This is an optimization exercise on Yosys and OpenROAD, whose aim is small area, not a production implementation. In this exercise RTL edits were held to simulation tests only and were not proved equivalent to the original. The series may have gaps, and a smaller design here may also do less where the tests do not look. Power figures rest on the tool's default switching activity, not on a simulated workload.

--- design/flow/config.mk ---
export PLATFORM = sky130hd
export DESIGN_NAME = riscv_top
export DESIGN_NICKNAME = riscv_top
export VERILOG_FILES = /design/flow/design.v
export SDC_FILE = /design/flow/constraint.sdc
export NUM_CORES = 4
export LEC_CHECK = 0
export CAP_MARGIN = 20
export CORE_MARGIN = 2
export CORE_UTILIZATION = 30
export SETUP_SLACK_MARGIN = 0.5
export SLEW_MARGIN = 20
--- design/flow/constraint.sdc ---
create_clock -name core_clock -period 18.0 [get_ports {clk}]
set_input_delay 3.6000 -clock core_clock [delete_from_list [all_inputs] [get_ports {clk}]]
set_output_delay 3.6000 -clock core_clock [all_outputs]
set_load 0.01 [all_outputs]
--- design/flow/design.v ---
module alu (
    input wire [31:0] input1,     
    input wire [31:0] input2,     
    input wire [4:0] alu_op,      
    input wire add_en,
    input wire addi_en,
    input wire sub_en,
    input wire xor_en,
    input wire xori_en,
    input wire or_en,
    input wire ori_en,
    input wire and_en,
    input wire andi_en,
    input wire sll_en,
    input wire slli_en,
    input wire srl_en,
    input wire srli_en,
    input wire sra_en,
    input wire srai_en,
    input wire slt_en,
    input wire slti_en,
    input wire sltu_en,
    input wire sltiu_en,
    output reg [31:0] alu_result  
);
    wire [31:0]  add_result, sub_result, xor_result, or_result, and_result;
    wire [31:0] sll_result, srl_result, sra_result, slt_result, sltu_result;
    wire [31:0] addi_result, xori_result, ori_result, andi_result;
    wire [31:0] slli_result, srli_result, srai_result, slti_result, sltiu_result;
    alu_addi addi_op (
        .rs1(input1),
        .imm(input2),
        .addi_result(addi_result)
    );
    alu_xori xori_op (
        .rs1(input1),
        .imm(input2),
        .xori_result(xori_result)
    );
    alu_ori ori_op (
        .rs1(input1),
        .imm(input2),
        .ori_result(ori_result)
    );
    alu_andi andi_op (
        .rs1(input1),
        .imm(input2),
        .andi_result(andi_result)
    );
    alu_slli slli_op (
        .rs1(input1),
        .imm(input2),
        .slli_result(slli_result)
    );
    alu_srli srli_op (
        .rs1(input1),
        .imm(input2),
        .srli_result(srli_result)
    );
    alu_srai srai_op (
        .rs1(input1),
        .imm(input2),
        .srai_result(srai_result)
    );
    alu_slti slti_op (
        .rs1(input1),
        .imm(input2),
        .slti_result(slti_result)
    );
    alu_sltiu sltiu_op (
        .rs1(input1),
        .imm(input2),
        .sltiu_result(sltiu_result)
    );
    alu_add add_op (
        .op1(input1),
        .op2(input2),
        .add_result(add_result)
    );
    alu_sub sub_op (
        .op1(input1),
        .op2(input2),
        .sub_result(sub_result)
    );
    alu_xor xor_op (
        .op1(input1),
        .op2(input2),
        .xor_result(xor_result)
    );
    alu_or or_op (
        .op1(input1),
        .op2(input2),
        .or_result(or_result)
    );
    alu_and and_op (
        .op1(input1),
        .op2(input2),
        .and_result(and_result)
    );
    alu_sll sll_op (
        .op1(input1),
        .op2(input2),
        .sll_result(sll_result)
    );
    alu_srl srl_op (
        .op1(input1),
        .op2(input2),
        .srl_result(srl_result)
    );
    alu_sra sra_op (
        .op1(input1),
        .op2(input2),
        .sra_result(sra_result)
    );
    alu_slt slt_op (
        .op1(input1),
        .op2(input2),
        .slt_result(slt_result)
    );
    alu_sltu sltu_op (
        .op1(input1),
        .op2(input2),
        .sltu_result(sltu_result)
    );
    always @(*) begin
        alu_result = 32'b0;
        case(alu_op)
            5'b00000: if (add_en)   alu_result = add_result;    
            5'b00001: if (addi_en)  alu_result = addi_result;   
            5'b00010: if (sub_en)   alu_result = sub_result;    
            5'b00011: if (xor_en)   alu_result = xor_result;    
            5'b00100: if (xori_en)  alu_result = xori_result;   
            5'b00101: if (or_en)    alu_result = or_result;     
            5'b00110: if (ori_en)   alu_result = ori_result;    
            5'b00111: if (and_en)   alu_result = and_result;    
            5'b01000: if (andi_en)  alu_result = andi_result;   
            5'b01001: if (sll_en)   alu_result = sll_result;    
            5'b01010: if (slli_en)  alu_result = slli_result;   
            5'b01011: if (srl_en)   alu_result = srl_result;    
            5'b01100: if (srli_en)  alu_result = srli_result;   
            5'b01101: if (sra_en)   alu_result = sra_result;    
            5'b01110: if (srai_en)  alu_result = srai_result;   
            5'b01111: if (slt_en)   alu_result = slt_result;    
            5'b10000: if (slti_en)  alu_result = slti_result;   
            5'b10001: if (sltu_en)  alu_result = sltu_result;   
            5'b10010: if (sltiu_en) alu_result = sltiu_result;  
            default: alu_result = 32'b0;   
        endcase
    end
endmodule
module alu_add #(parameter PRECISION = 32)
(
    input  wire [PRECISION-1:0] op1,
    input  wire [PRECISION-1:0] op2,
    output wire [PRECISION-1:0] add_result
);
    localparam num_steps = $clog2(PRECISION);
    wire [PRECISION-1:0] generates  [num_steps:0];
    wire [PRECISION-1:0] propagates [num_steps:0];
    genvar k, idx;
    generate
        for (idx = 0; idx < PRECISION; idx = idx + 1) begin : init_step
            assign generates[0][idx]  = op1[idx] & op2[idx];
            assign propagates[0][idx] = op1[idx] ^ op2[idx];
        end
        for (k = 1; k <= num_steps; k = k + 1) begin : steps
            for (idx = 0; idx < PRECISION; idx = idx + 1) begin : stage
                if (idx < (1 << (k-1))) begin
                    assign generates[k][idx] = generates[k-1][idx];
                    assign propagates[k][idx] = propagates[k-1][idx];
                end else begin
                    assign generates[k][idx] = generates[k-1][idx] | 
                                             (propagates[k-1][idx] & generates[k-1][idx-(1<<(k-1))]);
                    assign propagates[k][idx] = propagates[k-1][idx] & 
                                              propagates[k-1][idx-(1<<(k-1))];
                end
            end
        end
        assign add_result[0] = propagates[0][0];
        for (idx = 1; idx < PRECISION; idx = idx + 1) begin : sum
            assign add_result[idx] = propagates[0][idx] ^ generates[num_steps][idx-1];
        end
    endgenerate
endmodule
module alu_addi #(parameter PRECISION = 32)
(
    input  wire [PRECISION-1:0] rs1,
    input  wire [PRECISION-1:0] imm,
    output wire [PRECISION-1:0] addi_result
);
    localparam num_steps = $clog2(PRECISION);
    wire [PRECISION-1:0] generates  [num_steps:0];
    wire [PRECISION-1:0] propagates [num_steps:0];
    genvar k, idx;
    generate
        for (idx = 0; idx < PRECISION; idx = idx + 1) begin : init_step
            assign generates[0][idx]  = rs1[idx] & imm[idx];
            assign propagates[0][idx] = rs1[idx] ^ imm[idx];
        end
        for (k = 1; k <= num_steps; k = k + 1) begin : steps
            for (idx = 0; idx < PRECISION; idx = idx + 1) begin : stage
                if (idx < (1 << (k-1))) begin
                    assign generates[k][idx] = generates[k-1][idx];
                    assign propagates[k][idx] = propagates[k-1][idx];
                end else begin
                    assign generates[k][idx] = generates[k-1][idx] | 
                                             (propagates[k-1][idx] & generates[k-1][idx-(1<<(k-1))]);
                    assign propagates[k][idx] = propagates[k-1][idx] & 
                                              propagates[k-1][idx-(1<<(k-1))];
                end
            end
        end
        assign addi_result[0] = propagates[0][0];
        for (idx = 1; idx < PRECISION; idx = idx + 1) begin : sum
            assign addi_result[idx] = propagates[0][idx] ^ generates[num_steps][idx-1];
        end
    endgenerate
endmodule
module alu_and (
    input wire [31:0] op1,
    input wire [31:0] op2,
    output wire [31:0] and_result
);
    assign and_result = op1 & op2;   
endmodule
module alu_andi (
    input wire [31:0] rs1,
    input wire [31:0] imm,
    output wire [31:0] andi_result
);
    assign andi_result = rs1 & imm;   
endmodule
module alu_or (
    input wire [31:0] op1,
    input wire [31:0] op2,
    output wire [31:0] or_result
);
    assign or_result = op1 | op2;   
endmodule
module alu_ori (
    input wire [31:0] rs1,
    input wire [31:0] imm,
    output wire [31:0] ori_result
);
    assign ori_result = rs1 | imm;   
endmodule
module alu_sll (
    input wire [31:0] op1,
    input wire [31:0] op2,
    output wire [31:0] sll_result
);
    assign sll_result = op1 << op2[4:0];   
endmodule
module alu_slli (
    input wire [31:0] rs1,
    input wire [31:0] imm,
    output wire [31:0] slli_result
);
    assign slli_result = rs1 << imm[4:0];   
endmodule
module alu_slt (
    input wire [31:0] op1,
    input wire [31:0] op2,
    output wire [31:0] slt_result
);
    assign slt_result = ($signed(op1) < $signed(op2)) ? 32'b1 : 32'b0;   
endmodule
module alu_slti (
    input wire [31:0] rs1,
    input wire [31:0] imm,
    output wire [31:0] slti_result
);
    assign slti_result = ($signed(rs1) < $signed(imm)) ? 32'b1 : 32'b0;   
endmodule
module alu_sltiu (
    input wire [31:0] rs1,
    input wire [31:0] imm,
    output wire [31:0] sltiu_result
);
    assign sltiu_result = (rs1 < imm) ? 32'b1 : 32'b0;   
endmodule
module alu_sltu (
    input wire [31:0] op1,
    input wire [31:0] op2,
    output wire [31:0] sltu_result
);
    assign sltu_result = (op1 < op2) ? 32'b1 : 32'b0;   
endmodule
module alu_sra (
    input wire [31:0] op1,
    input wire [31:0] op2,
    output wire [31:0] sra_result
);
    assign sra_result = $signed(op1) >>> op2[4:0];   
endmodule
module alu_srai (
    input wire [31:0] rs1,
    input wire [31:0] imm,
    output wire [31:0] srai_result
);
    assign srai_result = $signed(rs1) >>> imm[4:0];   
endmodule
module alu_srl (
    input wire [31:0] op1,
    input wire [31:0] op2,
    output wire [31:0] srl_result
);
    assign srl_result = op1 >> op2[4:0];   
endmodule
module alu_srli (
    input wire [31:0] rs1,
    input wire [31:0] imm,
    output wire [31:0] srli_result
);
    assign srli_result = rs1 >> imm[4:0];   
endmodule
module alu_sub #(parameter PRECISION = 32)
(
    input  wire [PRECISION-1:0] op1,
    input  wire [PRECISION-1:0] op2,
    output wire [PRECISION-1:0] sub_result
);
    localparam num_steps = $clog2(PRECISION);
    wire [PRECISION-1:0] generates  [num_steps:0];
    wire [PRECISION-1:0] propagates [num_steps:0];
    wire [PRECISION-1:0] op2_complement = ~op2 + 1;
    genvar k, idx;
    generate
        for (idx = 0; idx < PRECISION; idx = idx + 1) begin : init_step
            assign generates[0][idx]  = op1[idx] & op2_complement[idx];
            assign propagates[0][idx] = op1[idx] ^ op2_complement[idx];
        end
        for (k = 1; k <= num_steps; k = k + 1) begin : steps
            for (idx = 0; idx < PRECISION; idx = idx + 1) begin : stage
                if (idx < (1 << (k-1))) begin
                    assign generates[k][idx] = generates[k-1][idx];
                    assign propagates[k][idx] = propagates[k-1][idx];
                end else begin
                    assign generates[k][idx] = generates[k-1][idx] | 
                                             (propagates[k-1][idx] & generates[k-1][idx-(1<<(k-1))]);
                    assign propagates[k][idx] = propagates[k-1][idx] & 
                                              propagates[k-1][idx-(1<<(k-1))];
                end
            end
        end
        assign sub_result[0] = propagates[0][0];
        for (idx = 1; idx < PRECISION; idx = idx + 1) begin : subtract
            assign sub_result[idx] = propagates[0][idx] ^ generates[num_steps][idx-1];
        end
    endgenerate
endmodule
module alu_xor (
    input wire [31:0] op1,
    input wire [31:0] op2,
    output wire [31:0] xor_result
);
    assign xor_result = op1 ^ op2;   
endmodule
module alu_xori (
    input wire [31:0] rs1,
    input wire [31:0] imm,
    output wire [31:0] xori_result
);
    assign xori_result = rs1 ^ imm;   
endmodule
module gpr(
    input [4:0] rs1,
    input [4:0] rs2,
    input [4:0] rd,
    input [31:0] write_data,
    output reg [31:0] read_data1,
    output reg [31:0] read_data2,
    input reg_write,
    input reg_read,
    input clock,
    input reset
);
    reg [31:0] reg_memory [31:0];
    integer i;
    always @(posedge clock or posedge reset) begin
        if (reset) begin
            for (i = 0; i < 32; i = i + 1) begin
                reg_memory[i] <= i;  
            end
        end
        else if (reg_write && rd != 5'b0) begin
            reg_memory[rd] <= write_data;
        end
    end
    always @(*) begin
        if (reg_read) begin
            read_data1 = reg_memory[rs1];
            read_data2 = reg_memory[rs2];
        end else begin
            read_data1 = 32'h0;
            read_data2 = 32'h0;
        end
    end
endmodule
module decoder(
    input wire [31:0] instruction,   
    output reg [4:0] alu_op,         
    output reg reg_write,            
    output reg reg_read,             
    output reg [4:0] rs1,            
    output reg [4:0] rs2,            
    output reg [4:0] rd,             
    output reg [31:0] imm,           
    output reg alu_src,              
    output reg add_en,
    output reg addi_en,
    output reg sub_en,
    output reg xor_en,
    output reg xori_en,
    output reg or_en,
    output reg ori_en,
    output reg and_en,
    output reg andi_en,
    output reg sll_en,
    output reg slli_en,
    output reg srl_en,
    output reg srli_en,
    output reg sra_en,
    output reg srai_en,
    output reg sltu_en,
    output reg slt_en,
    output reg slti_en,
    output reg sltiu_en
);
    wire [6:0] opcode = instruction[6:0];
    wire [2:0] funct3 = instruction[14:12];
    wire [6:0] funct7 = instruction[31:25];
    localparam R_TYPE = 7'b0110011;
    localparam I_TYPE = 7'b0010011;
    always @(*) begin
        rs1 = instruction[19:15];
        rs2 = instruction[24:20];
        rd = instruction[11:7];
        imm = 32'b0;
        reg_write = 1'b0;
        reg_read = 1'b0;   
        alu_src = 1'b0;
        alu_op = 5'b00000;
        add_en = 1'b0;
        addi_en = 1'b0;
        sub_en = 1'b0;
        xor_en = 1'b0;
        xori_en = 1'b0;
        or_en = 1'b0;
        ori_en = 1'b0;
        and_en = 1'b0;
        andi_en = 1'b0;
        sll_en = 1'b0;
        slli_en = 1'b0;
        srl_en = 1'b0;
        srli_en = 1'b0;
        sra_en = 1'b0;
        srai_en = 1'b0;
        slt_en = 1'b0;
        slti_en = 1'b0;
        sltu_en = 1'b0;
        sltiu_en = 1'b0;
        case (opcode)
            R_TYPE: begin
                reg_write = 1'b1;
                reg_read = 1'b1;   
                alu_src = 1'b0;
                if (funct7 == 7'b0000000 && funct3 == 3'b000) begin
                    add_en = 1'b1;
                    alu_op = 5'b00000;   
                end
                else if (funct7 == 7'b0100000 && funct3 == 3'b000) begin
                    sub_en = 1'b1;
                    alu_op = 5'b00010;   
                end
                else if (funct7 == 7'b0000000 && funct3 == 3'b100) begin
                    xor_en = 1'b1;
                    alu_op = 5'b00011;   
                end
                else if (funct7 == 7'b0000000 && funct3 == 3'b110) begin
                    or_en = 1'b1;
                    alu_op = 5'b00101;   
                end
                else if (funct7 == 7'b0000000 && funct3 == 3'b111) begin
                    and_en = 1'b1;
                    alu_op = 5'b00111;   
                end
                else if (funct7 == 7'b0000000 && funct3 == 3'b001) begin
                    sll_en = 1'b1;
                    alu_op = 5'b01001;   
                end
                else if (funct7 == 7'b0000000 && funct3 == 3'b101) begin
                    srl_en = 1'b1;
                    alu_op = 5'b01011;   
                end
                else if (funct7 == 7'b0100000 && funct3 == 3'b101) begin
                    sra_en = 1'b1;
                    alu_op = 5'b01101;   
                end
                else if (funct7 == 7'b0000000 && funct3 == 3'b011) begin
                    sltu_en = 1'b1;
                    alu_op = 5'b10001;   
                end
                else if (funct7 == 7'b0000000 && funct3 == 3'b010) begin
                    slt_en = 1'b1;
                    alu_op = 5'b01111;   
                end
                else begin
                    reg_write = 1'b0;
                    alu_op = 5'b00000;
                end
            end
            I_TYPE: begin
                reg_write = 1'b1;
                reg_read = 1'b1;   
                alu_src = 1'b1;
                rs2 = 5'b0;   
                case (funct3)
                    3'b000: begin   
                        addi_en = 1'b1;
                        alu_op = 5'b00001;   
                        imm = {{20{instruction[31]}}, instruction[31:20]};
                    end
                    3'b010: begin   
                        slti_en = 1'b1;
                        alu_op = 5'b10000;   
                        imm = {{20{instruction[31]}}, instruction[31:20]};
                    end
                    3'b011: begin   
                        sltiu_en = 1'b1;
                        alu_op = 5'b10010;   
                        imm = {{20{instruction[31]}}, instruction[31:20]};
                    end
                    3'b100: begin   
                        xori_en = 1'b1;
                        alu_op = 5'b00100;   
                        imm = {{20{instruction[31]}}, instruction[31:20]};
                    end
                    3'b110: begin   
                        ori_en = 1'b1;
                        alu_op = 5'b00110;   
                        imm = {{20{instruction[31]}}, instruction[31:20]};
                    end
                    3'b111: begin   
                        andi_en = 1'b1;
                        alu_op = 5'b01000;   
                        imm = {{20{instruction[31]}}, instruction[31:20]};
                    end
                    3'b001: begin   
                        slli_en = 1'b1;
                        alu_op = 5'b01010;   
                        imm = {27'b0, instruction[24:20]};   
                    end
                    3'b101: begin   
                        imm = {27'b0, instruction[24:20]};   
                        if (funct7[5]) begin
                            srai_en = 1'b1;
                            alu_op = 5'b01110;   
                        end else begin
                            srli_en = 1'b1;
                            alu_op = 5'b01100;   
                        end
                    end
                    default: begin
                        alu_op = 5'b00000;
                        reg_write = 1'b0;
                        reg_read = 1'b0;   
                    end
                endcase
            end
            default: begin
                alu_op = 5'b00000;
                reg_write = 1'b0;
                reg_read = 1'b0;
                alu_src = 1'b0;
                rs1 = 5'b0;
                rs2 = 5'b0;
                rd = 5'b0;
                imm = 32'b0;
            end
        endcase
    end
endmodule
module riscv_top (
    input wire clk,
    input wire reset,
    input wire [31:0] instruction,
    output wire [31:0] alu_result,
    output wire reg_write,
    output wire reg_read
);
    wire [4:0] alu_op;
    wire [4:0] rs1;
    wire [4:0] rs2;
    wire [4:0] rd;
    wire [31:0] imm;
    wire alu_src;
    wire add_en, addi_en, sub_en, xor_en, xori_en;
    wire or_en, ori_en, and_en, andi_en;
    wire sll_en, slli_en, srl_en, srli_en;
    wire sra_en, srai_en, sltu_en;
    wire slt_en, slti_en, sltiu_en;
    wire [31:0] read_data1;
    wire [31:0] read_data2;
    wire [31:0] alu_input2;
    decoder u_decoder (
        .instruction(instruction),
        .alu_op(alu_op),
        .reg_write(reg_write),
        .reg_read(reg_read),
        .rs1(rs1),
        .rs2(rs2),
        .rd(rd),
        .imm(imm),
        .alu_src(alu_src),
        .add_en(add_en),
        .addi_en(addi_en),
        .sub_en(sub_en),
        .xor_en(xor_en),
        .xori_en(xori_en),
        .or_en(or_en),
        .ori_en(ori_en),
        .and_en(and_en),
        .andi_en(andi_en),
        .sll_en(sll_en),
        .slli_en(slli_en),
        .srl_en(srl_en),
        .srli_en(srli_en),
        .sra_en(sra_en),
        .srai_en(srai_en),
        .sltu_en(sltu_en),
        .slt_en(slt_en),
        .slti_en(slti_en),
        .sltiu_en(sltiu_en)
    );
    gpr u_gpr (
        .clock(clk),
        .reset(reset),
        .reg_write(reg_write),
        .reg_read(reg_read),
        .rs1(rs1),
        .rs2(rs2),
        .rd(rd),
        .write_data(alu_result),
        .read_data1(read_data1),
        .read_data2(read_data2)
    );
    assign alu_input2 = alu_src ? imm : read_data2;
    alu u_alu (
        .input1(read_data1),
        .input2(alu_input2),
        .alu_op(alu_op),
        .add_en(add_en),
        .addi_en(addi_en),
        .sub_en(sub_en),
        .xor_en(xor_en),
        .xori_en(xori_en),
        .or_en(or_en),
        .ori_en(ori_en),
        .and_en(and_en),
        .andi_en(andi_en),
        .sll_en(sll_en),
        .slli_en(slli_en),
        .srl_en(srl_en),
        .srli_en(srli_en),
        .sra_en(sra_en),
        .srai_en(srai_en),
        .slt_en(slt_en),
        .slti_en(slti_en),
        .sltu_en(sltu_en),
        .sltiu_en(sltiu_en),
        .alu_result(alu_result)
    );
endmodule
--- design/flow/run.sh ---
#!/bin/bash
# synth_recipe.tcl (not shown) runs the flow's synth.tcl, then flattens the netlist and writes it again
# the make line also repeats each setting of config.mk as NAME=value (left out here)
make -C /OpenROAD-flow-scripts/flow DESIGN_CONFIG=/design/flow/config.mk WORK_HOME=/design/flow/orfs CLKGATE_MAP_FILE= SYNTH_SCRIPT=/design/flow/synth_recipe.tcl finish
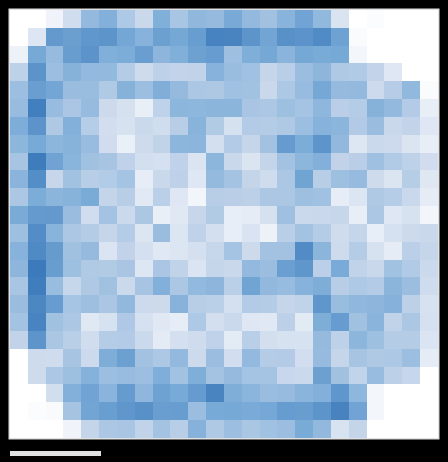
**Above:** run 1 (placement density heat map).
The bar under the picture is 100 µm long. 24 x 24 tiles, from white (low) to dark blue (high), 0 to 100% covered.
- fullest tile: 70%
- nearly empty tiles: 6.4%
- mean over tiles: 33%
total core area: 217000 µm²
Finished Core Util: 35.15%
initial core utilization: 30.14%

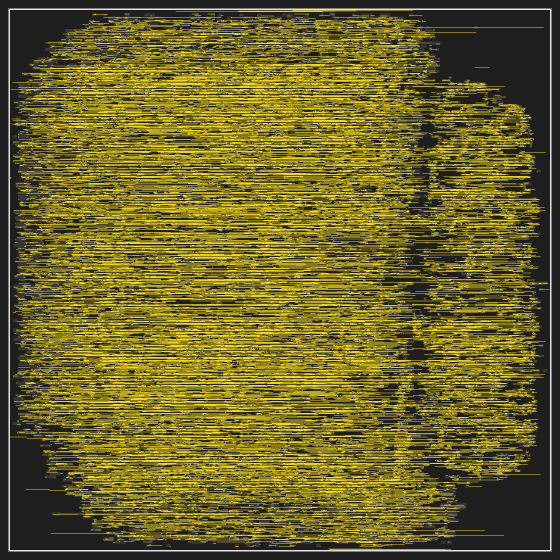
**Above:** run 1 (the metal 1 layer).
Cells faint in the background.
- longest straight run: 304 µm
- wire length on this layer: 206 mm

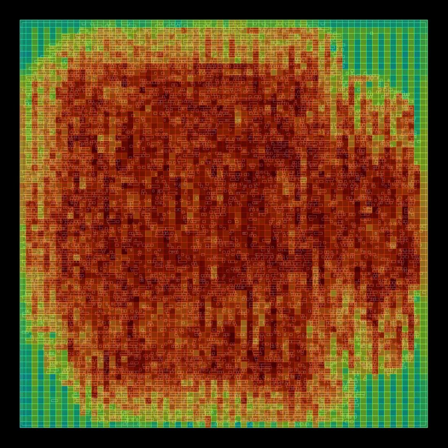
**Above:** run 1 (track usage over the die).
drt wl/cell: 54.34 µm
total track usage: 50.79%
gr busiest metal: met2

==> results_dict.tcl, run 1 <==
set metrics [dict create \
    pwr-share-seq_pct 42.4 \
    multi_input_cells 5757 \
    fin_area_um2 76250 \
    cts_sinks 1024 \
    p_per_area_nw_per_um2 72.70 \
    synth_top_area_share_pct 36.12 \
    yosysMostFrequentCell "dfrtp_1" \
    synth-simple-area-share_pct 17.81 \
    wl_mm 581.9 \
    synth.top_cells.by_area "dfrtp_1 (36%), a21oi_1 (6.2%), nor2_1 (5.0%), mux2i_1 (4.9%), o21ai_0 (4.1%)" \
    dp_hpwl_mm 414.0 \
    ys_ff_latch 1024 \
    top_register "u_gpr.reg_memory" \
    postCtsSetupBuffers 0 \
    route.detailed.drc 0 \
    synth_cell_types 115 \
    antenna_found_initial 96 \
    ios 68 \
    cts_hold_buf 0 \
    finalCritPeriodShare_pct 97.92 \
    num-clock-buffers 158 \
    synthArstFlopShare_pct 100.0 \
    outcome "timing/DRC/antenna clean" \
    cp_top_family "simple AND/OR/NAND/NOR gates" \
    viasPerCell 7.295 \
    worst_slew_pin_slew_ns 1.323 \
    yosys.area.top_type "dfrtp_1" \
    seq_cells 1024 \
    met3_usage_pct 26.26 \
    clk_latency_ns 0.83 \
    final_cell_mix "dfrtp_1 (944), nor2_1 (821), a21oi_1 (800), nand2_1 (681), o21ai_0 (537)" \
    stdcell_count 10710 \
    hold_slack_ns 0.4046 \
    pg_seq_mw 2.35 \
]
==> run 2: a larger rewrite; changed files in full <==
==> design/flow/design.v <==
module alu (
    input wire [31:0] a,
    input wire [31:0] b,
    input wire sub,
    input wire sgn,
    input wire fill_en,
    input wire sh_left,
    input wire s_sum,
    input wire s_sr,
    input wire s_sl,
    input wire s_xo,
    input wire s_ao,
    input wire s_lt,
    output wire [31:0] result
);
    genvar j;
    wire [32:0] c;
    wire [31:0] sum;
    alu_cla u_cla (.a(a[23:0]), .b(b[23:0]), .cin(sub), .c8(c[8]), .c16(c[16]), .c24(c[24]));
    assign c[0] = sub;
    generate
        for (j = 0; j < 32; j = j + 1) begin : add
            wire co;
            c_fa u (.a(a[j]), .b(b[j]), .ci(c[j]), .s(sum[j]), .co(co));
            if (j % 8 != 7 || j == 31) begin : chain
                assign c[j + 1] = co;
            end
        end
    endgenerate
    wire lt;
    alu_lt u_lt (.a31(a[31]), .b31(b[31]), .c32(c[32]), .sgn(sgn), .lt(lt));
    wire fill = fill_en & a[31] & ~sh_left;
    wire fill_n = ~fill;
    wire [31:0] a_rev, st0, st1, st2, st3, st4, st5, st5_rev;
    generate
        for (j = 0; j < 32; j = j + 1) begin : rev
            assign a_rev[j] = a[31 - j];
            assign st5_rev[j] = st5[31 - j];
        end
    endgenerate
    c_mux2i_v #(32) u_sr (.s({32{sh_left}}), .a0(a), .a1(a_rev), .y(st0));    
    c_mux2i_v #(32) u_s1 (.s({32{b[0]}}), .a0(st0), .a1({fill_n, st0[31:1]}), .y(st1));
    c_mux2i_v #(32) u_s2 (.s({32{b[1]}}), .a0(st1), .a1({{2{fill}}, st1[31:2]}), .y(st2));
    c_mux2i_v #(32) u_s4 (.s({32{b[2]}}), .a0(st2), .a1({{4{fill_n}}, st2[31:4]}), .y(st3));
    c_mux2i_v #(32) u_s8 (.s({32{b[3]}}), .a0(st3), .a1({{8{fill}}, st3[31:8]}), .y(st4));
    c_mux2i_v #(32) u_s16 (.s({32{b[4]}}), .a0(st4), .a1({{16{fill_n}}, st4[31:16]}), .y(st5));
    wire [31:0] yn, xab, xn, an;
    c_aoi222_v #(32) u_y (.a1({32{s_sum}}), .a2(sum), .b1({32{s_sr}}), .b2(st5),
                          .c1({32{s_sl}}), .c2(st5_rev), .y(yn));
    c_xor2_v #(32) u_xab (.a(a), .b(b), .y(xab));
    c_nand2_v #(32) u_xn (.a({32{s_xo}}), .b(xab), .y(xn));        
    c_nand3_v #(32) u_an (.a({32{s_ao}}), .b(a), .c(b), .y(an));   
    wire ltn;
    c_nand2_v #(1) u_ltn (.a(s_lt), .b(lt), .y(ltn));
    c_nand4_v #(1) u_o0 (.a(yn[0]), .b(xn[0]), .c(an[0]), .d(ltn), .y(result[0]));
    c_nand3_v #(31) u_o (.a(yn[31:1]), .b(xn[31:1]), .c(an[31:1]), .y(result[31:1]));
endmodule
module alu_cla (
    input wire [23:0] a,
    input wire [23:0] b,
    input wire cin,
    output wire c8,
    output wire c16,
    output wire c24
);
    wire [23:0] g = a & b;
    wire [23:0] p = a | b;
    reg [2:0] bg, bp;
    integer k, m;
    always @(*) begin
        for (k = 0; k < 3; k = k + 1) begin
            bg[k] = 1'b0;
            bp[k] = 1'b1;
            for (m = 0; m < 8; m = m + 1) begin
                bg[k] = g[8*k + m] | (p[8*k + m] & bg[k]);
                bp[k] = bp[k] & p[8*k + m];
            end
        end
    end
    assign c8 = bg[0] | (bp[0] & cin);
    assign c16 = bg[1] | (bp[1] & bg[0]) | (bp[1] & bp[0] & cin);
    assign c24 = bg[2] | (bp[2] & bg[1]) | (bp[2] & bp[1] & bg[0]) | (bp[2] & bp[1] & bp[0] & cin);
endmodule
module alu_lt (
    input wire a31,
    input wire b31,
    input wire c32,
    input wire sgn,
    output wire lt
);
    assign lt = (a31 ^ b31) ? ~c32 : (sgn ? a31 : ~b31);
endmodule
module c_fa (input wire a, input wire b, input wire ci, output wire s, output wire co);
    assign s = a ^ b ^ ci;
    assign co = (a & b) | (ci & (a ^ b));
endmodule
module c_oai22_v #(parameter W = 1) (
    input wire [W-1:0] a1,
    input wire [W-1:0] a2,
    input wire [W-1:0] b1,
    input wire [W-1:0] b2,
    output wire [W-1:0] y
);
    assign y = ~((a1 | a2) & (b1 | b2));
endmodule
module c_aoi222_v #(parameter W = 1) (
    input wire [W-1:0] a1,
    input wire [W-1:0] a2,
    input wire [W-1:0] b1,
    input wire [W-1:0] b2,
    input wire [W-1:0] c1,
    input wire [W-1:0] c2,
    output wire [W-1:0] y
);
    assign y = ~((a1 & a2) | (b1 & b2) | (c1 & c2));
endmodule
module c_aoi22_v #(parameter W = 1) (
    input wire [W-1:0] a1,
    input wire [W-1:0] a2,
    input wire [W-1:0] b1,
    input wire [W-1:0] b2,
    output wire [W-1:0] y
);
    assign y = ~((a1 & a2) | (b1 & b2));
endmodule
module c_or3_v #(parameter W = 1) (
    input wire [W-1:0] a,
    input wire [W-1:0] b,
    input wire [W-1:0] c,
    output wire [W-1:0] y
);
    assign y = a | b | c;
endmodule
module c_a2bb2oi_v #(parameter W = 1) (
    input wire [W-1:0] a1_n,
    input wire [W-1:0] a2_n,
    input wire [W-1:0] b1,
    input wire [W-1:0] b2,
    output wire [W-1:0] y
);
    assign y = ~((~a1_n & ~a2_n) | (b1 & b2));
endmodule
module c_mux2i_v #(parameter W = 1) (
    input wire [W-1:0] s,
    input wire [W-1:0] a0,
    input wire [W-1:0] a1,
    output wire [W-1:0] y
);
    assign y = ~((s & a1) | (~s & a0));
endmodule
module c_nand2_v #(parameter W = 1) (
    input wire [W-1:0] a,
    input wire [W-1:0] b,
    output wire [W-1:0] y
);
    assign y = ~(a & b);
endmodule
module c_nand3_v #(parameter W = 1) (
    input wire [W-1:0] a,
    input wire [W-1:0] b,
    input wire [W-1:0] c,
    output wire [W-1:0] y
);
    assign y = ~(a & b & c);
endmodule
module c_nand4_v #(parameter W = 1) (
    input wire [W-1:0] a,
    input wire [W-1:0] b,
    input wire [W-1:0] c,
    input wire [W-1:0] d,
    output wire [W-1:0] y
);
    assign y = ~(a & b & c & d);
endmodule
module c_nor3_v #(parameter W = 1) (
    input wire [W-1:0] a,
    input wire [W-1:0] b,
    input wire [W-1:0] c,
    output wire [W-1:0] y
);
    assign y = ~(a | b | c);
endmodule
module c_xor2_v #(parameter W = 1) (
    input wire [W-1:0] a,
    input wire [W-1:0] b,
    output wire [W-1:0] y
);
    assign y = a ^ b;
endmodule
module c_xnor2_v #(parameter W = 1) (
    input wire [W-1:0] a,
    input wire [W-1:0] b,
    output wire [W-1:0] y
);
    assign y = ~(a ^ b);
endmodule
module gpr (
    input wire clock,
    input wire reset,
    input wire reg_write,
    input wire is_r,
    input wire is_i,
    input wire sub,
    input wire [4:0] rs1,
    input wire [4:0] rs2,
    input wire [4:0] rd,
    input wire [31:0] imm,
    input wire [31:0] write_data,
    output wire [31:0] read_a,    
    output wire [31:0] read_b     
);
    reg phase;
    always @(posedge clock or posedge reset)
        if (reset)
            phase <= 1'b0;
        else
            phase <= ~phase;
    wire [31:1] en, en_n;
    gpr_wdec u_wdec (.reg_write(reg_write), .rd(rd), .en(en), .en_n(en_n));
    wire [31:0] wenc;
    c_xor2_v #(32) u_wenc (.a(write_data), .b({32{phase}}), .y(wenc));
    wire [32*33-1:0] slot_a, slot_b;
    assign slot_a[31:0] = {27'b0, rs1};
    assign slot_b[31:0] = {27'b0, rs2};
    assign slot_a[32*32 +: 32] = 32'b0;
    assign slot_b[32*32 +: 32] = imm;
    reg [31*32-1:0] r;
    wire [31*32-1:0] d, en_bits, en_n_bits;
    genvar i;
    generate
        for (i = 1; i < 32; i = i + 1) begin : regs
            assign en_bits[32*(i-1) +: 32] = {32{en[i]}};
            assign en_n_bits[32*(i-1) +: 32] = {32{en_n[i]}};
        end
    endgenerate
    c_oai22_v #(31*32) u_hold (.a1(en_bits), .a2(r), .b1(en_n_bits), .b2({31{wenc}}), .y(d));
    always @(posedge clock)
        r <= d;
    assign slot_a[32 +: 31*32] = r;
    assign slot_b[32 +: 31*32] = r;
    reg [31:1] written;
    always @(posedge clock or posedge reset)
        if (reset)
            written <= 31'b0;
        else
            written <= written | en;
    wire [32:0] sa, sb;
    wire ta, tb;
    gpr_sel u_sela (.rs(rs1), .written(written), .phase(phase), .gate(1'b1), .sub(1'b0),
                    .use_imm(1'b0), .s(sa), .t(ta));
    gpr_sel u_selb (.rs(rs2), .written(written), .phase(phase), .gate(is_r), .sub(sub),
                    .use_imm(is_i), .s(sb), .t(tb));
    rd_port #(.N(32)) u_rda (.s(sa[31:0]), .d(slot_a[32*32-1:0]), .t(ta), .y(read_a));
    rd_port #(.N(33)) u_rdb (.s(sb), .d(slot_b), .t(tb), .y(read_b));
endmodule
module gpr_wdec (
    input wire reg_write,
    input wire [4:0] rd,
    output wire [31:1] en,
    output wire [31:1] en_n
);
    genvar i;
    generate
        for (i = 1; i < 32; i = i + 1) begin : g
            assign en[i] = reg_write & (rd == i);
            assign en_n[i] = ~(reg_write & (rd == i));
        end
    endgenerate
endmodule
module gpr_sel (
    input wire [4:0] rs,
    input wire [31:1] written,
    input wire phase,
    input wire gate,
    input wire sub,
    input wire use_imm,
    output wire [32:0] s,
    output wire t
);
    wire [31:0] w = {written, 1'b0};
    wire hit = w[rs];
    genvar k;
    generate
        for (k = 1; k < 32; k = k + 1) begin : g
            assign s[k] = gate & w[k] & (rs == k);
        end
    endgenerate
    assign s[0] = gate & ~hit;
    assign s[32] = use_imm;
    assign t = (gate & hit & phase) ^ sub;
endmodule
module rd_port #(parameter N = 33) (
    input wire [N-1:0] s,
    input wire [32*N-1:0] d,
    input wire t,
    output wire [31:0] y
);
    wire [32*10-1:0] tn;
    genvar g;
    generate
        for (g = 0; g < 10; g = g + 1) begin : grp
            c_aoi222_v #(32) u (.a1({32{s[3*g]}}), .a2(d[32*(3*g) +: 32]),
                                .b1({32{s[3*g+1]}}), .b2(d[32*(3*g+1) +: 32]),
                                .c1({32{s[3*g+2]}}), .c2(d[32*(3*g+2) +: 32]),
                                .y(tn[32*g +: 32]));
        end
    endgenerate
    wire [31:0] o0, o1, o2;
    c_nand4_v #(32) u_o0 (.a(tn[0 +: 32]), .b(tn[32 +: 32]), .c(tn[64 +: 32]), .d(tn[96 +: 32]), .y(o0));
    c_nand4_v #(32) u_o1 (.a(tn[128 +: 32]), .b(tn[160 +: 32]), .c(tn[192 +: 32]), .d(tn[224 +: 32]), .y(o1));
    generate
        if (N == 33) begin : last3
            wire [31:0] t10;
            c_aoi222_v #(32) u (.a1({32{s[30]}}), .a2(d[32*30 +: 32]),
                                .b1({32{s[31]}}), .b2(d[32*31 +: 32]),
                                .c1({32{s[32]}}), .c2(d[32*32 +: 32]),
                                .y(t10));
            c_nand3_v #(32) u_o2 (.a(tn[256 +: 32]), .b(tn[288 +: 32]), .c(t10), .y(o2));
        end else begin : last2
            c_nand2aoi22_v #(32) u_o2 (.a(tn[256 +: 32]), .b(tn[288 +: 32]),
                                       .a1({32{s[30]}}), .a2(d[32*30 +: 32]),
                                       .b1({32{s[31]}}), .b2(d[32*31 +: 32]), .y(o2));
        end
    endgenerate
    wire [31:0] m;
    c_or3_v #(32) u_m (.a(o0), .b(o1), .c(o2), .y(m));
    c_xor2_v #(32) u_y (.a(m), .b({32{t}}), .y(y));
endmodule
module c_nand2aoi22_v #(parameter W = 1) (
    input wire [W-1:0] a,
    input wire [W-1:0] b,
    input wire [W-1:0] a1,
    input wire [W-1:0] a2,
    input wire [W-1:0] b1,
    input wire [W-1:0] b2,
    output wire [W-1:0] y
);
    assign y = ~(a & b & ~((a1 & a2) | (b1 & b2)));
endmodule
module decoder (
    input wire [31:0] instruction,
    output wire reg_write,
    output wire reg_read,
    output wire is_r,
    output wire is_i,
    output wire sub,       
    output wire sgn,       
    output wire fill_en,   
    output wire sh_left,   
    output wire s_sum,     
    output wire s_sr,
    output wire s_sl,
    output wire s_xo,      
    output wire s_ao,      
    output wire s_lt
);
    wire [6:0] opcode = instruction[6:0];
    wire [2:0] f3 = instruction[14:12];
    wire [6:0] f7 = instruction[31:25];
    assign is_i = (opcode == 7'b0010011);
    assign is_r = (opcode == 7'b0110011);
    wire f7_zero = (f7 == 7'b0000000);
    wire f7_alt = (f7 == 7'b0100000);
    wire r_ok = f7_zero | (f7_alt & (f3 == 3'b000 || f3 == 3'b101));
    assign reg_read = is_r | is_i;
    assign reg_write = is_i | (is_r & r_ok);
    assign sub = (f3 == 3'b000) ? (is_r & instruction[30]) : (f3[2:1] == 2'b01);
    assign sgn = ~f3[0];
    assign fill_en = instruction[30];
    assign sh_left = ~f3[2];
    assign s_sum = reg_write & (f3 == 3'b000);
    assign s_sr = reg_write & (f3 == 3'b101);
    assign s_sl = reg_write & (f3 == 3'b001);
    assign s_xo = reg_write & (f3 == 3'b100 || f3 == 3'b110);
    assign s_ao = reg_write & f3[2] & f3[1];
    assign s_lt = reg_write & (f3[2:1] == 2'b01);
endmodule
module riscv_top (
    input wire clk,
    input wire reset,
    input wire [31:0] instruction,
    output wire [31:0] alu_result,
    output wire reg_write,
    output wire reg_read
);
    wire is_r, is_i, sub, sgn, fill_en, sh_left;
    wire s_sum, s_sr, s_sl, s_xo, s_ao, s_lt;
    wire [31:0] a, b;
    decoder u_decoder (
        .instruction(instruction),
        .reg_write(reg_write),
        .reg_read(reg_read),
        .is_r(is_r),
        .is_i(is_i),
        .sub(sub),
        .sgn(sgn),
        .fill_en(fill_en),
        .sh_left(sh_left),
        .s_sum(s_sum),
        .s_sr(s_sr),
        .s_sl(s_sl),
        .s_xo(s_xo),
        .s_ao(s_ao),
        .s_lt(s_lt)
    );
    gpr u_gpr (
        .clock(clk),
        .reset(reset),
        .reg_write(reg_write),
        .is_r(is_r),
        .is_i(is_i),
        .sub(sub),
        .rs1(instruction[19:15]),
        .rs2(instruction[24:20]),
        .rd(instruction[11:7]),
        .imm({{20{instruction[31]}}, instruction[31:20]}),
        .write_data(alu_result),
        .read_a(a),
        .read_b(b)
    );
    alu u_alu (
        .a(a),
        .b(b),
        .sub(sub),
        .sgn(sgn),
        .fill_en(fill_en),
        .sh_left(sh_left),
        .s_sum(s_sum),
        .s_sr(s_sr),
        .s_sl(s_sl),
        .s_xo(s_xo),
        .s_ao(s_ao),
        .s_lt(s_lt),
        .result(alu_result)
    );
endmodule
==> design/flow/config.mk <==
export PLATFORM = sky130hd
export DESIGN_NAME = riscv_top
export DESIGN_NICKNAME = riscv_top
export VERILOG_FILES = /design/flow/design.v
export SDC_FILE = /design/flow/constraint.sdc
export NUM_CORES = 4
export LEC_CHECK = 0
export CAP_MARGIN = 20
export CORE_MARGIN = 2
export CORE_UTILIZATION = 50
export SETUP_SLACK_MARGIN = 0.1
export SLEW_MARGIN = 20
export SYNTH_HIERARCHICAL = 1
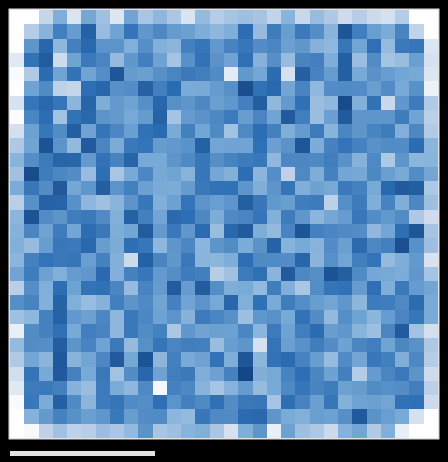
**Above:** run 2 (placement density heat map).
The bar under the picture is 100 µm long. 30 x 30 tiles, from white (low) to dark blue (high), 0 to 100% covered.
- fullest tile: 91%
- tiles over 75% full: 10%
- mean over tiles: 56%
initial core utilization: 50.63%
Finished Core Util: 60.23%
total core area: 83820 µm²

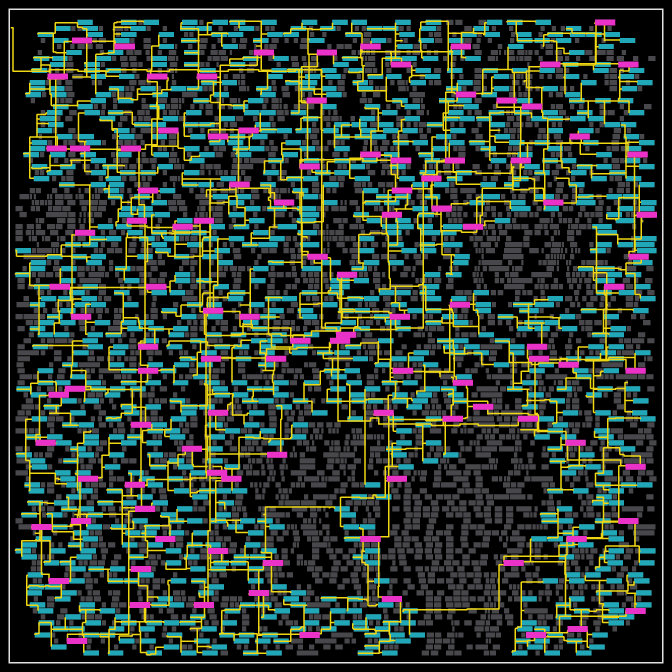
**Above:** run 2 (routed clock nets over the placement).
- flip-flops: cyan (count 1024)
- clock wires: yellow (length 12300 µm)
- clock drivers: magenta (count 107)
- routed clock nets: 108
worst skew pair latency: 0.71 ns
skew final: 0.03275 ns

==> run 2 against run 1 <==
Against the previous run:
- wire length is 64% lower
- largest power group is now sequential cells
- flip-flop and latch count unchanged
- critical path type unchanged
- fmax shrank 0.40%
==> results_dict.tcl, run 2 <==
set metrics [dict create \
    met3_usage_pct 18.00 \
    worst_slew_pin_slew_ns 1.261 \
    signal_buffers 232 \
    num-clock-buffers 154 \
    r2r_start "u_gpr.written[12]" \
    multi_input_cells 2854 \
    hp-start "u_gpr.r[320]" \
    cts_hold_buf 0 \
    reg_top3 "u_gpr.r (992), u_gpr.written (31), u_gpr.phase (1)" \
    place_area_um2 46710 \
    grt_pass1_vias 40860 \
    dieArea_um2 87220 \
    use_met2_pct 63.03 \
    dp_hpwl_mm 131.5 \
    final_common_cell "o22ai_1" \
    pwr-share-seq_pct 47.5 \
    drt-met1-wl_mm 78.18 \
    cp_top_family "simple AND/OR/NAND/NOR gates" \
    dieHeight_um 295.3 \
    postCtsSetupBuffers 0 \
    p_leak_nw 18.31 \
    finalCritPeriodShare_pct 98.32 \
    wl_per_cell_um 38.89 \
    grt_use_total_pct 46.63 \
    seq_share_pct 40.93 \
    final_cell_mix "o22ai_1 (1002), dfxtp_1 (992), a222oi_1 (704), mux2i_1 (196), buf_4 (145)" \
    path_depth 29 \
    outcome "timing/DRC/antenna clean" \
    p_int_mw 3.686 \
    fin_area_um2 50490 \
    route.detailed.drc 0 \
    stdcell_count 5460 \
    row_count 106 \
    cts_sinks 1024 \
    viasPerCell 8.376 \
    antenna_found_initial 10 \
    crit_type "input port to output port" \
    root_buffer "clkbuf_16" \
    multi_input_area_share_pct 44.87 \
    wl_mm 212.3 \
    top_register "u_gpr.r" \
    clock_path_buffers 3 \
    grt_overflow 0 \
    drtIter0Drc 11760 \
    busiest_layer "met2" \
    hold_slack_ns 0.4820 \
    seq_cells 1024 \
    relSlewSlack_pct 15.75 \
    drt_first_pass_iters 15 \
    yosys_warnings 8 \
    p_per_area_nw_per_um2 96.98 \
    ios 68 \
    comb_power_share_pct 6.9 \
    pg_seq_mw 2.33 \
]
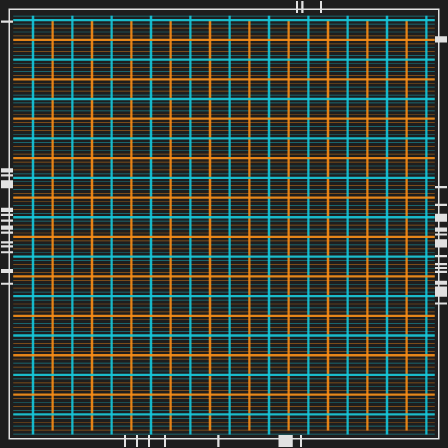
**Above:** run 2 (PDN straps and rails).
Pins as bars on the die edge.
- VDD: orange
- VSS: cyan
- met4 straps: 21
- signal pins: 68
- met1 rails: 107
- met5 straps: 21

## Run 3: what changed since run 2
--- a/design/flow/design.v
+++ b/design/flow/design.v
@@ -124,4 +124,11 @@
     assign y = ~((a1 & a2) | (b1 & b2));
 endmodule
+module c_and2_v #(parameter W = 1) (
+    input wire [W-1:0] a,
+    input wire [W-1:0] b,
+    output wire [W-1:0] y
+);
+    assign y = a & b;
+endmodule
 module c_or3_v #(parameter W = 1) (
     input wire [W-1:0] a,
@@ -247,10 +254,31 @@
     wire [32:0] sa, sb;
     wire ta, tb;
-    gpr_sel u_sela (.rs(rs1), .written(written), .phase(phase), .gate(1'b1), .sub(1'b0),
-                    .use_imm(1'b0), .s(sa), .t(ta));
+    gpr_sel_a u_sela (.rs(rs1), .written(written), .phase(phase), .s(sa[31:0]), .t(ta));
+    assign sa[32] = 1'b0;
     gpr_sel u_selb (.rs(rs2), .written(written), .phase(phase), .gate(is_r), .sub(sub),
                     .use_imm(is_i), .s(sb), .t(tb));
-    rd_port #(.N(32)) u_rda (.s(sa[31:0]), .d(slot_a[32*32-1:0]), .t(ta), .y(read_a));
-    rd_port #(.N(33)) u_rdb (.s(sb), .d(slot_b), .t(tb), .y(read_b));
+    wire [5*32-1:0] slot_a_lo;
+    wire [5*33-1:0] slot_b_lo;
+    wire [27*31-1:0] slot_a_hi;
+    wire [27*32-1:0] slot_b_hi;
+    genvar k;
+    generate
+        for (k = 0; k < 33; k = k + 1) begin : split
+            if (k < 32) begin : a
+                assign slot_a_lo[5*k +: 5] = slot_a[32*k +: 5];
+            end
+            if (k >= 1 && k < 32) begin : ah
+                assign slot_a_hi[27*(k-1) +: 27] = slot_a[32*k + 5 +: 27];
+            end
+            assign slot_b_lo[5*k +: 5] = slot_b[32*k +: 5];
+            if (k >= 1) begin : bh
+                assign slot_b_hi[27*(k-1) +: 27] = slot_b[32*k + 5 +: 27];
+            end
+        end
+    endgenerate
+    rd_port #(.N(32), .W(5)) u_rda_lo (.s(sa[31:0]), .d(slot_a_lo[5*32-1:0]), .t(ta), .y(read_a[4:0]));
+    rd_port #(.N(31), .W(27)) u_rda_hi (.s(sa[31:1]), .d(slot_a_hi), .t(ta), .y(read_a[31:5]));
+    rd_port #(.N(33), .W(5)) u_rdb_lo (.s(sb), .d(slot_b_lo[5*33-1:0]), .t(tb), .y(read_b[4:0]));
+    rd_port #(.N(32), .W(27)) u_rdb_hi (.s(sb[32:1]), .d(slot_b_hi), .t(tb), .y(read_b[31:5]));
 endmodule
 module gpr_wdec (
@@ -260,9 +288,31 @@
     output wire [31:1] en_n
 );
+    wire [3:0] lo;
+    wire [7:0] hi;
+    gpr_predec u_pre (.gate(reg_write), .r(rd), .lo(lo), .hi(hi));
+    wire [31:0] lo_x, hi_x, e, e_n;
     genvar i;
     generate
-        for (i = 1; i < 32; i = i + 1) begin : g
-            assign en[i] = reg_write & (rd == i);
-            assign en_n[i] = ~(reg_write & (rd == i));
+        for (i = 0; i < 32; i = i + 1) begin : g
+            assign lo_x[i] = lo[i % 4];
+            assign hi_x[i] = hi[i / 4];
+        end
+    endgenerate
+    c_and2_v #(31) u_en (.a(lo_x[31:1]), .b(hi_x[31:1]), .y(en));
+    c_nand2_v #(31) u_en_n (.a(lo_x[31:1]), .b(hi_x[31:1]), .y(en_n));
+endmodule
+module gpr_predec (
+    input wire gate,
+    input wire [4:0] r,
+    output wire [3:0] lo,
+    output wire [7:0] hi
+);
+    genvar i;
+    generate
+        for (i = 0; i < 4; i = i + 1) begin : l
+            assign lo[i] = gate & (r[1:0] == i);
+        end
+        for (i = 0; i < 8; i = i + 1) begin : h
+            assign hi[i] = (r[4:2] == i);
         end
     endgenerate
@@ -290,40 +340,62 @@
     assign t = (gate & hit & phase) ^ sub;
 endmodule
-module rd_port #(parameter N = 33) (
+module gpr_sel_a (
+    input wire [4:0] rs,
+    input wire [31:1] written,
+    input wire phase,
+    output wire [31:0] s,
+    output wire t
+);
+    wire [31:0] w = {written, 1'b0};
+    wire hit = w[rs];
+    genvar k;
+    generate
+        for (k = 1; k < 32; k = k + 1) begin : g
+            assign s[k] = w[k] & (rs == k);
+        end
+    endgenerate
+    assign s[0] = ~hit;
+    assign t = hit & phase;
+endmodule
+module rd_port #(parameter N = 33, parameter W = 32) (
     input wire [N-1:0] s,
-    input wire [32*N-1:0] d,
+    input wire [W*N-1:0] d,
     input wire t,
-    output wire [31:0] y
+    output wire [W-1:0] y
 );
-    wire [32*10-1:0] tn;
+    wire [W*10-1:0] tn;
     genvar g;
     generate
         for (g = 0; g < 10; g = g + 1) begin : grp
-            c_aoi222_v #(32) u (.a1({32{s[3*g]}}), .a2(d[32*(3*g) +: 32]),
-                                .b1({32{s[3*g+1]}}), .b2(d[32*(3*g+1) +: 32]),
-                                .c1({32{s[3*g+2]}}), .c2(d[32*(3*g+2) +: 32]),
-                                .y(tn[32*g +: 32]));
+            c_aoi222_v #(W) u (.a1({W{s[3*g]}}), .a2(d[W*(3*g) +: W]),
+                               .b1({W{s[3*g+1]}}), .b2(d[W*(3*g+1) +: W]),
+                               .c1({W{s[3*g+2]}}), .c2(d[W*(3*g+2) +: W]),
+                               .y(tn[W*g +: W]));
         end
     endgenerate
-    wire [31:0] o0, o1, o2;
-    c_nand4_v #(32) u_o0 (.a(tn[0 +: 32]), .b(tn[32 +: 32]), .c(tn[64 +: 32]), .d(tn[96 +: 32]), .y(o0));
-    c_nand4_v #(32) u_o1 (.a(tn[128 +: 32]), .b(tn[160 +: 32]), .c(tn[192 +: 32]), .d(tn[224 +: 32]), .y(o1));
+    wire [W-1:0] o0, o1, o2;
+    c_nand4_v #(W) u_o0 (.a(tn[0 +: W]), .b(tn[W +: W]), .c(tn[2*W +: W]), .d(tn[3*W +: W]), .y(o0));
+    c_nand4_v #(W) u_o1 (.a(tn[4*W +: W]), .b(tn[5*W +: W]), .c(tn[6*W +: W]), .d(tn[7*W +: W]), .y(o1));
     generate
         if (N == 33) begin : last3
-            wire [31:0] t10;
-            c_aoi222_v #(32) u (.a1({32{s[30]}}), .a2(d[32*30 +: 32]),
-                                .b1({32{s[31]}}), .b2(d[32*31 +: 32]),
-                                .c1({32{s[32]}}), .c2(d[32*32 +: 32]),
-                                .y(t10));
-            c_nand3_v #(32) u_o2 (.a(tn[256 +: 32]), .b(tn[288 +: 32]), .c(t10), .y(o2));
-        end else begin : last2
-            c_nand2aoi22_v #(32) u_o2 (.a(tn[256 +: 32]), .b(tn[288 +: 32]),
-                                       .a1({32{s[30]}}), .a2(d[32*30 +: 32]),
-                                       .b1({32{s[31]}}), .b2(d[32*31 +: 32]), .y(o2));
+            wire [W-1:0] t10;
+            c_aoi222_v #(W) u (.a1({W{s[30]}}), .a2(d[W*30 +: W]),
+                               .b1({W{s[31]}}), .b2(d[W*31 +: W]),
+                               .c1({W{s[32]}}), .c2(d[W*32 +: W]),
+                               .y(t10));
+            c_nand3_v #(W) u_o2 (.a(tn[8*W +: W]), .b(tn[9*W +: W]), .c(t10), .y(o2));
+        end else if (N == 32) begin : last2
+            c_nand2aoi22_v #(W) u_o2 (.a(tn[8*W +: W]), .b(tn[9*W +: W]),
+                                      .a1({W{s[30]}}), .a2(d[W*30 +: W]),
+                                      .b1({W{s[31]}}), .b2(d[W*31 +: W]), .y(o2));
+        end else begin : last1
+            wire [W-1:0] t10;
+            c_nand2_v #(W) u (.a({W{s[30]}}), .b(d[W*30 +: W]), .y(t10));
+            c_nand3_v #(W) u_o2 (.a(tn[8*W +: W]), .b(tn[9*W +: W]), .c(t10), .y(o2));
         end
     endgenerate
-    wire [31:0] m;
-    c_or3_v #(32) u_m (.a(o0), .b(o1), .c(o2), .y(m));
-    c_xor2_v #(32) u_y (.a(m), .b({32{t}}), .y(y));
+    wire [W-1:0] m;
+    c_or3_v #(W) u_m (.a(o0), .b(o1), .c(o2), .y(m));
+    c_xor2_v #(W) u_y (.a(m), .b({W{t}}), .y(y));
 endmodule
 module c_nand2aoi22_v #(parameter W = 1) (
==> design/flow/flow/run.sh (new file) <==
#!/bin/bash
# The standard layout (standard.sh: ORFS synthesis through finish) with two
# changes, passed to ORFS through its own variables:
#  - clock tree: sink clusters of up to 20 flip-flops on clkbuf_16, and no dummy loads
#  - port buffers: buf_1 instead of ORFS's default pick
# make's output goes to standard.log; ORFS keeps each step's log under
# orfs/logs/.
set -euo pipefail
export CTS_ARGS="-sink_clustering_enable -repair_clock_nets -dont_use_dummy_load -sink_clustering_size 20 -sink_clustering_max_diameter 100 -buf_list sky130_fd_sc_hd__clkbuf_16"
export BUFFER_PORTS_ARGS="-buffer_cell sky130_fd_sc_hd__buf_1"
bash standard.sh > standard.log 2>&1
==> design/flow/standard.sh (new file) <==
#!/bin/bash
# synth_recipe.tcl (not shown) runs the flow's synth.tcl, then flattens the netlist and writes it again
# the make line also repeats each setting of config.mk as NAME=value (left out here)
make -C /OpenROAD-flow-scripts/flow DESIGN_CONFIG=/design/flow/config.mk WORK_HOME=/design/flow/orfs CLKGATE_MAP_FILE= SYNTH_SCRIPT=/design/flow/synth_recipe.tcl "${@:-finish}"
--- a/design/flow/config.mk
+++ b/design/flow/config.mk
@@ -6,8 +6,8 @@
 export NUM_CORES = 4
 export LEC_CHECK = 0
-export CAP_MARGIN = 20
+export CAP_MARGIN = 10
 export CORE_MARGIN = 2
-export CORE_UTILIZATION = 50
+export CORE_UTILIZATION = 52
 export SETUP_SLACK_MARGIN = 0.1
-export SLEW_MARGIN = 20
+export SLEW_MARGIN = 10
 export SYNTH_HIERARCHICAL = 1
removed: design/flow/run.sh
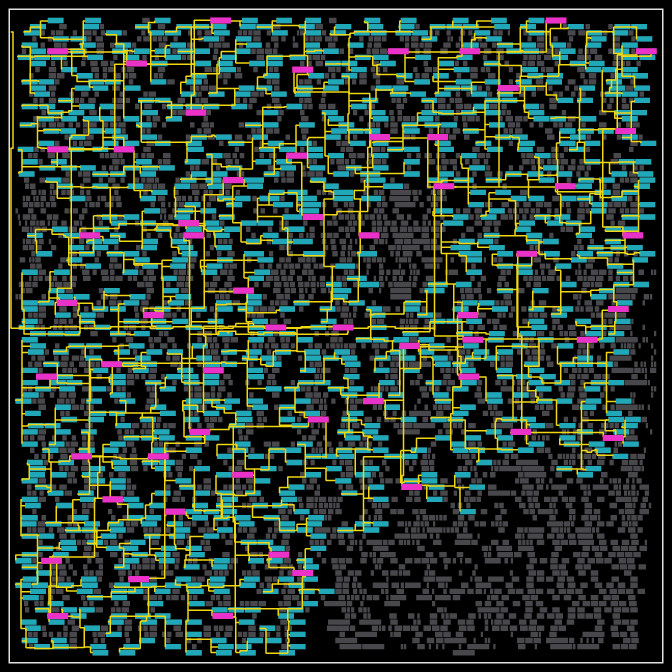
**Above:** run 3 (routed clock nets over the placement).
- clock drivers: magenta (count 57)
- flip-flops: cyan (count 1024)
- clock wires: yellow (length 10700 µm)
- flops lie: all over the die

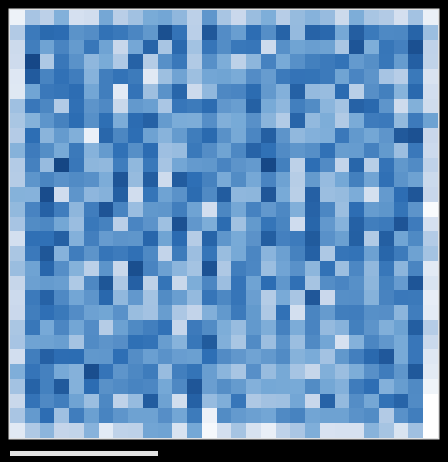
**Above:** run 3 (placement density heat map).
The bar under the picture is 100 µm long. 29 x 29 tiles, from white (low) to dark blue (high), 0 to 100% covered.
- mean over tiles: 55%
- nearly empty tiles: 0.40%
- tiles over 75% full: 12%
total core area: 80420 µm²
Finished Core Util: 58.26%
initial core utilization: 52.49%

==> run 3 against run 2 <==
Against the previous run:
- power shrank 21%
- fmax grew 6.6%
- register-to-register slack is essentially flat
- die area shrank 4.3%
- sequential share of layout area grew 3.2 points
- critical path depth is the same
- setup slack gained 1.1 ns
- final area shrank 7.2%
- clock power shrank 41%
- clock skew grew 0.084 ns
- largest power group unchanged
==> results_dict.tcl, run 3 <==
set metrics [dict create \
    outcome "timing/DRC/antenna clean" \
    worst_clock_skew_ns 0.1171 \
    met3_usage_pct 19.67 \
    multi_input_cells 2777 \
    finalCritPeriodShare_pct 92.25 \
    comb_power_share_pct 5.9 \
    final_cell_mix "o22ai_1 (1002), dfxtp_1 (992), a222oi_1 (677), mux2i_1 (202), nand3_1 (133)" \
    yosys.area.top_type "dfxtp_1" \
    wl_mm 212.3 \
    reg_top3 "u_gpr.r (992), u_gpr.written (31), u_gpr.phase (1)" \
    multi_input_area_share_pct 47.20 \
    dp_hpwl_mm 128.6 \
    crit_type "input port to output port" \
    place_area_um2 45380 \
    p_leak_nw 16.87 \
    p_per_area_nw_per_um2 82.49 \
    synth_xor_area_share_pct 2.718 \
    hp-start "u_gpr.r[473]" \
    grt_use_total_pct 48.48 \
    yosysMostFrequentCell "o22ai_1" \
    num-clock-buffers 57 \
    root_buffer "clkbuf_16" \
    wl_per_cell_um 41.33 \
    final_common_cell "o22ai_1" \
    relSlewSlack_pct 8.210 \
    pg_seq_mw 2.32 \
    drt_first_pass_iters 15 \
    fin_area_um2 46850 \
    use_met2_pct 65.77 \
    cp_top_family "simple AND/OR/NAND/NOR gates" \
    seq_share_pct 44.10 \
    postCtsSetupBuffers 0 \
    signal_buffers 200 \
    ys_ff_latch 1024 \
    p_int_mw 2.938 \
    clk_latency_ns 0.71 \
    busiest_layer "met2" \
    synth_top_area_share_pct 47.05 \
    dieArea_um2 83470 \
    synth_cell_types 66 \
    route.detailed.drc 0 \
    top_register "u_gpr.r" \
    seq_cells 1024 \
    cts_hold_buf 0 \
    r2r_start "u_gpr.written[22]" \
    synth.top_cells.by_area "dfxtp_1 (47%), a222oi_1 (16%), o22ai_1 (15%), mux2i_1 (4.8%), xor2_1 (2.7%)" \
    worst_slew_pin_slew_ns 1.375 \
    yosys_warnings 8 \
    clock_path_buffers 3 \
    ios 68 \
    stdcell_count 5138 \
    grt_pass1_vias 42310 \
    synthArstFlopShare_pct 3.125 \
    path_depth 29 \
    cts_sinks 1024 \
]
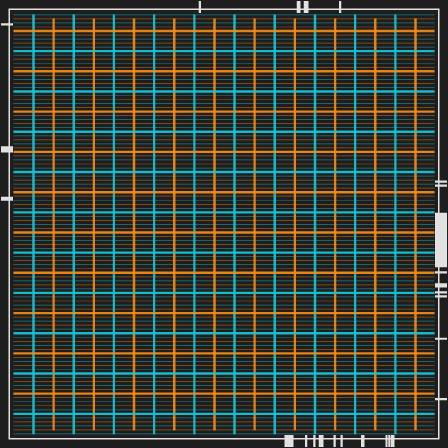
**Above:** run 3 (PDN straps and rails).
Pins as bars on the die edge.
- VSS: cyan
- VDD: orange
- met5 straps: 20
- rows: 104
- signal pins: 68
- met4 straps: 20
- met1 rails: 105

## Run 4: what changed since run 3
--- a/design/flow/design.v
+++ b/design/flow/design.v
@@ -225,6 +225,7 @@
     wire [31:1] en, en_n;
     gpr_wdec u_wdec (.reg_write(reg_write), .rd(rd), .en(en), .en_n(en_n));
-    wire [31:0] wenc;
-    c_xor2_v #(32) u_wenc (.a(write_data), .b({32{phase}}), .y(wenc));
+    wire [31:0] wenc_lo, wenc_hi;
+    c_xor2_v #(32) u_wenc_lo (.a(write_data), .b({32{phase}}), .y(wenc_lo));
+    c_xor2_v #(32) u_wenc_hi (.a(write_data), .b({32{phase}}), .y(wenc_hi));
     wire [32*33-1:0] slot_a, slot_b;
     assign slot_a[31:0] = {27'b0, rs1};
@@ -241,5 +242,5 @@
         end
     endgenerate
-    c_oai22_v #(31*32) u_hold (.a1(en_bits), .a2(r), .b1(en_n_bits), .b2({31{wenc}}), .y(d));
+    c_oai22_v #(31*32) u_hold (.a1(en_bits), .a2(r), .b1(en_n_bits), .b2({{16{wenc_hi}}, {15{wenc_lo}}}), .y(d));
     always @(posedge clock)
         r <= d;
==> design/flow/flow/run.sh (replaced) <==
#!/bin/bash
# The standard layout (standard.sh: ORFS synthesis through finish) with two
# changes, passed to ORFS through its own variables:
#  - clock tree: sink clusters of up to 24 flip-flops on clkbuf_16, and no dummy loads
#  - port buffers: buf_1 instead of ORFS's default pick
# make's output goes to standard.log; ORFS keeps each step's log under
# orfs/logs/.
set -euo pipefail
export CTS_ARGS="-sink_clustering_enable -repair_clock_nets -dont_use_dummy_load -sink_clustering_size 24 -sink_clustering_max_diameter 100 -buf_list sky130_fd_sc_hd__clkbuf_16"
export BUFFER_PORTS_ARGS="-buffer_cell sky130_fd_sc_hd__buf_1"
bash standard.sh > standard.log 2>&1
--- a/design/flow/config.mk
+++ b/design/flow/config.mk
@@ -6,8 +6,8 @@
 export NUM_CORES = 4
 export LEC_CHECK = 0
-export CAP_MARGIN = 10
+export CAP_MARGIN = 5
 export CORE_MARGIN = 2
-export CORE_UTILIZATION = 52
+export CORE_UTILIZATION = 56
 export SETUP_SLACK_MARGIN = 0.1
-export SLEW_MARGIN = 10
+export SLEW_MARGIN = 5
 export SYNTH_HIERARCHICAL = 1
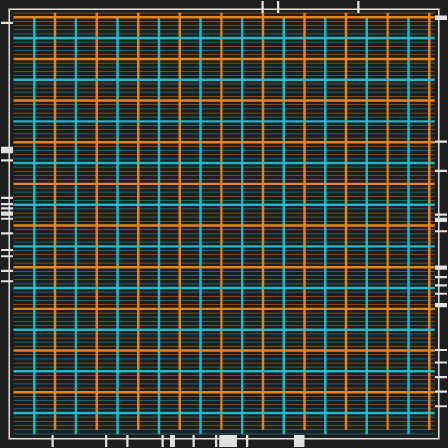
**Above:** run 4 (PDN straps and rails).
Pins as bars on the die edge.
- VSS: cyan
- VDD: orange
- met5 straps: 20
- met1 rails: 102

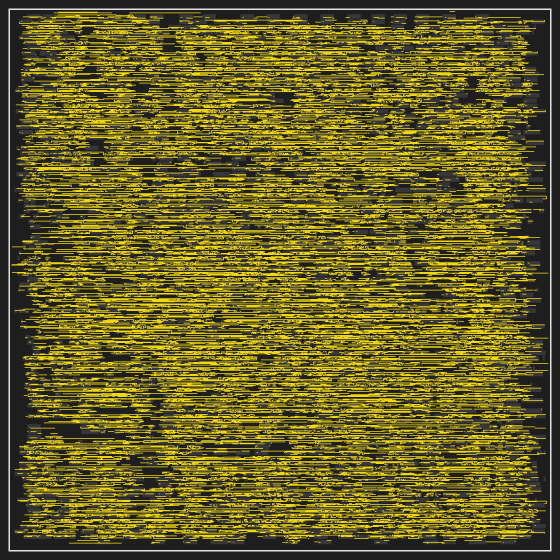
**Above:** run 4 (the metal 1 layer).
Cells faint in the background.
- longest straight run: 85.1 µm
- nets with wire on the layer: 4104
- main direction: horizontal
- wire length on this layer: 70.7 mm
- share of all routed wire: 33%

==> run 4 against run 3 <==
Against the previous run:
- the layout now fails its checks (capacitance limit, slew limit)
- final area barely moved
- final cell count about the same
- flip-flop and latch count did not move
- combinational power up 15%
- wire length rose by 0.63%
- die area shrank 6.4%
- clock skew down 0.019 ns
==> results_dict.tcl, run 4 <==
set metrics [dict create \
    p_leak_nw 17.05 \
    top_register "u_gpr.r" \
    dp_hpwl_mm 134.6 \
    synth-simple-area-share_pct 8.507 \
    final_common_cell "o22ai_1" \
    yosysMostFrequentCell "o22ai_1" \
    synth_xor_area_share_pct 3.360 \
    cts_hold_buf 0 \
    path_depth 29 \
    hold_slack_ns 0.4873 \
    met3_usage_pct 21.42 \
    drtIter0Drc 15050 \
    violations "capacitance limit, slew limit" \
    wl_mm 213.7 \
    dieHeight_um 279.5 \
    maxSlewViolCount 20 \
    route.detailed.drc 0 \
    pg_seq_mw 2.32 \
    wl_per_cell_um 41.55 \
    busiest_layer "met2" \
    clock_path_buffers 3 \
    synth.top_cells.by_area "dfxtp_1 (47%), a222oi_1 (16%), o22ai_1 (15%), mux2i_1 (4.8%), xor2_1 (3.3%)" \
    reg_top3 "u_gpr.r (992), u_gpr.written (31), u_gpr.phase (1)" \
    start_util_pct 56.23 \
    row_count 101 \
    outcome "complete, but fails checks" \
    synthArstFlopShare_pct 3.125 \
    p_int_mw 2.870 \
    cts_sinks 1024 \
    yosys.area.top_type "dfxtp_1" \
    ys_ff_latch 1024 \
    relSlewSlack_pct -2.153 \
    cp_top_family "simple AND/OR/NAND/NOR gates" \
    viasPerCell 9.159 \
    cap_violations 1 \
    p_per_area_nw_per_um2 81.33 \
    antenna_found_initial 11 \
    signal_buffers 267 \
    worst_clock_skew_ns 0.09770 \
]
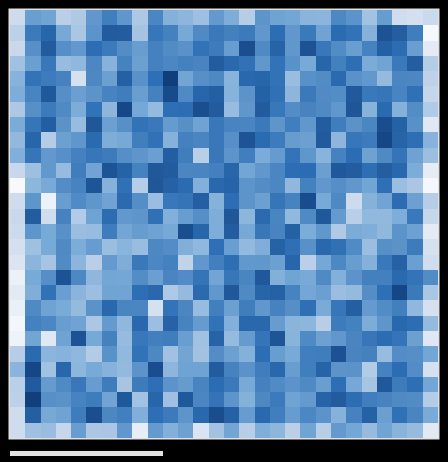
**Above:** run 4 (placement density heat map).
The bar under the picture is 100 µm long. 28 x 28 tiles, from white (low) to dark blue (high), 0 to 100% covered.
- mean over tiles: 58%
- tiles over 75% full: 18%
- fullest tile: 94%

-- what the ideal ports hide --
How much do the figures lean on ideal ports? The routed layouts below were timed once more, with nothing changed but the port constraints. Step 1 sets driving cells, clkbuf_16 on the clock port and buf_2 on the other inputs (assumed; they add their load-dependent delay and slew). Step 2 times the ports against the registers' clock, not the clock port: input delays grow and output delays shrink by t, the midpoint of the rising clock arrivals with the driver on. Slacks: ideal / step 1 / step 2; pairs: ideal / step 1.
run | shift t [ns] | slack for setup (ns) | worst hold slack (ns) | worst register clock-pin slew, ns | worst slew at a driven data input, ns
run 1 | 0.891 | 0.374 / 0.349 / 0.349 | 0.405 / 0.405 / 0.405 | 0.08 / 0.08 | 0.12
run 2 | 0.770 | 0.303 / 0.280 / 0.280 | 0.482 / 0.482 / 0.482 | 0.07 / 0.07 | 0.05
run 3 | 0.721 | 1.395 / 1.372 / 1.372 | 0.484 / 0.484 / 0.484 | 0.09 / 0.09 | 0.04
run 4 | 0.697 | 1.010 / 0.990 / 0.990 | 0.487 / 0.487 / 0.487 | 0.10 / 0.10 | 0.05
The setup slack of run 1, which loses most, moves by -0.025 ns with the drivers and by -0.025 ns with both steps.
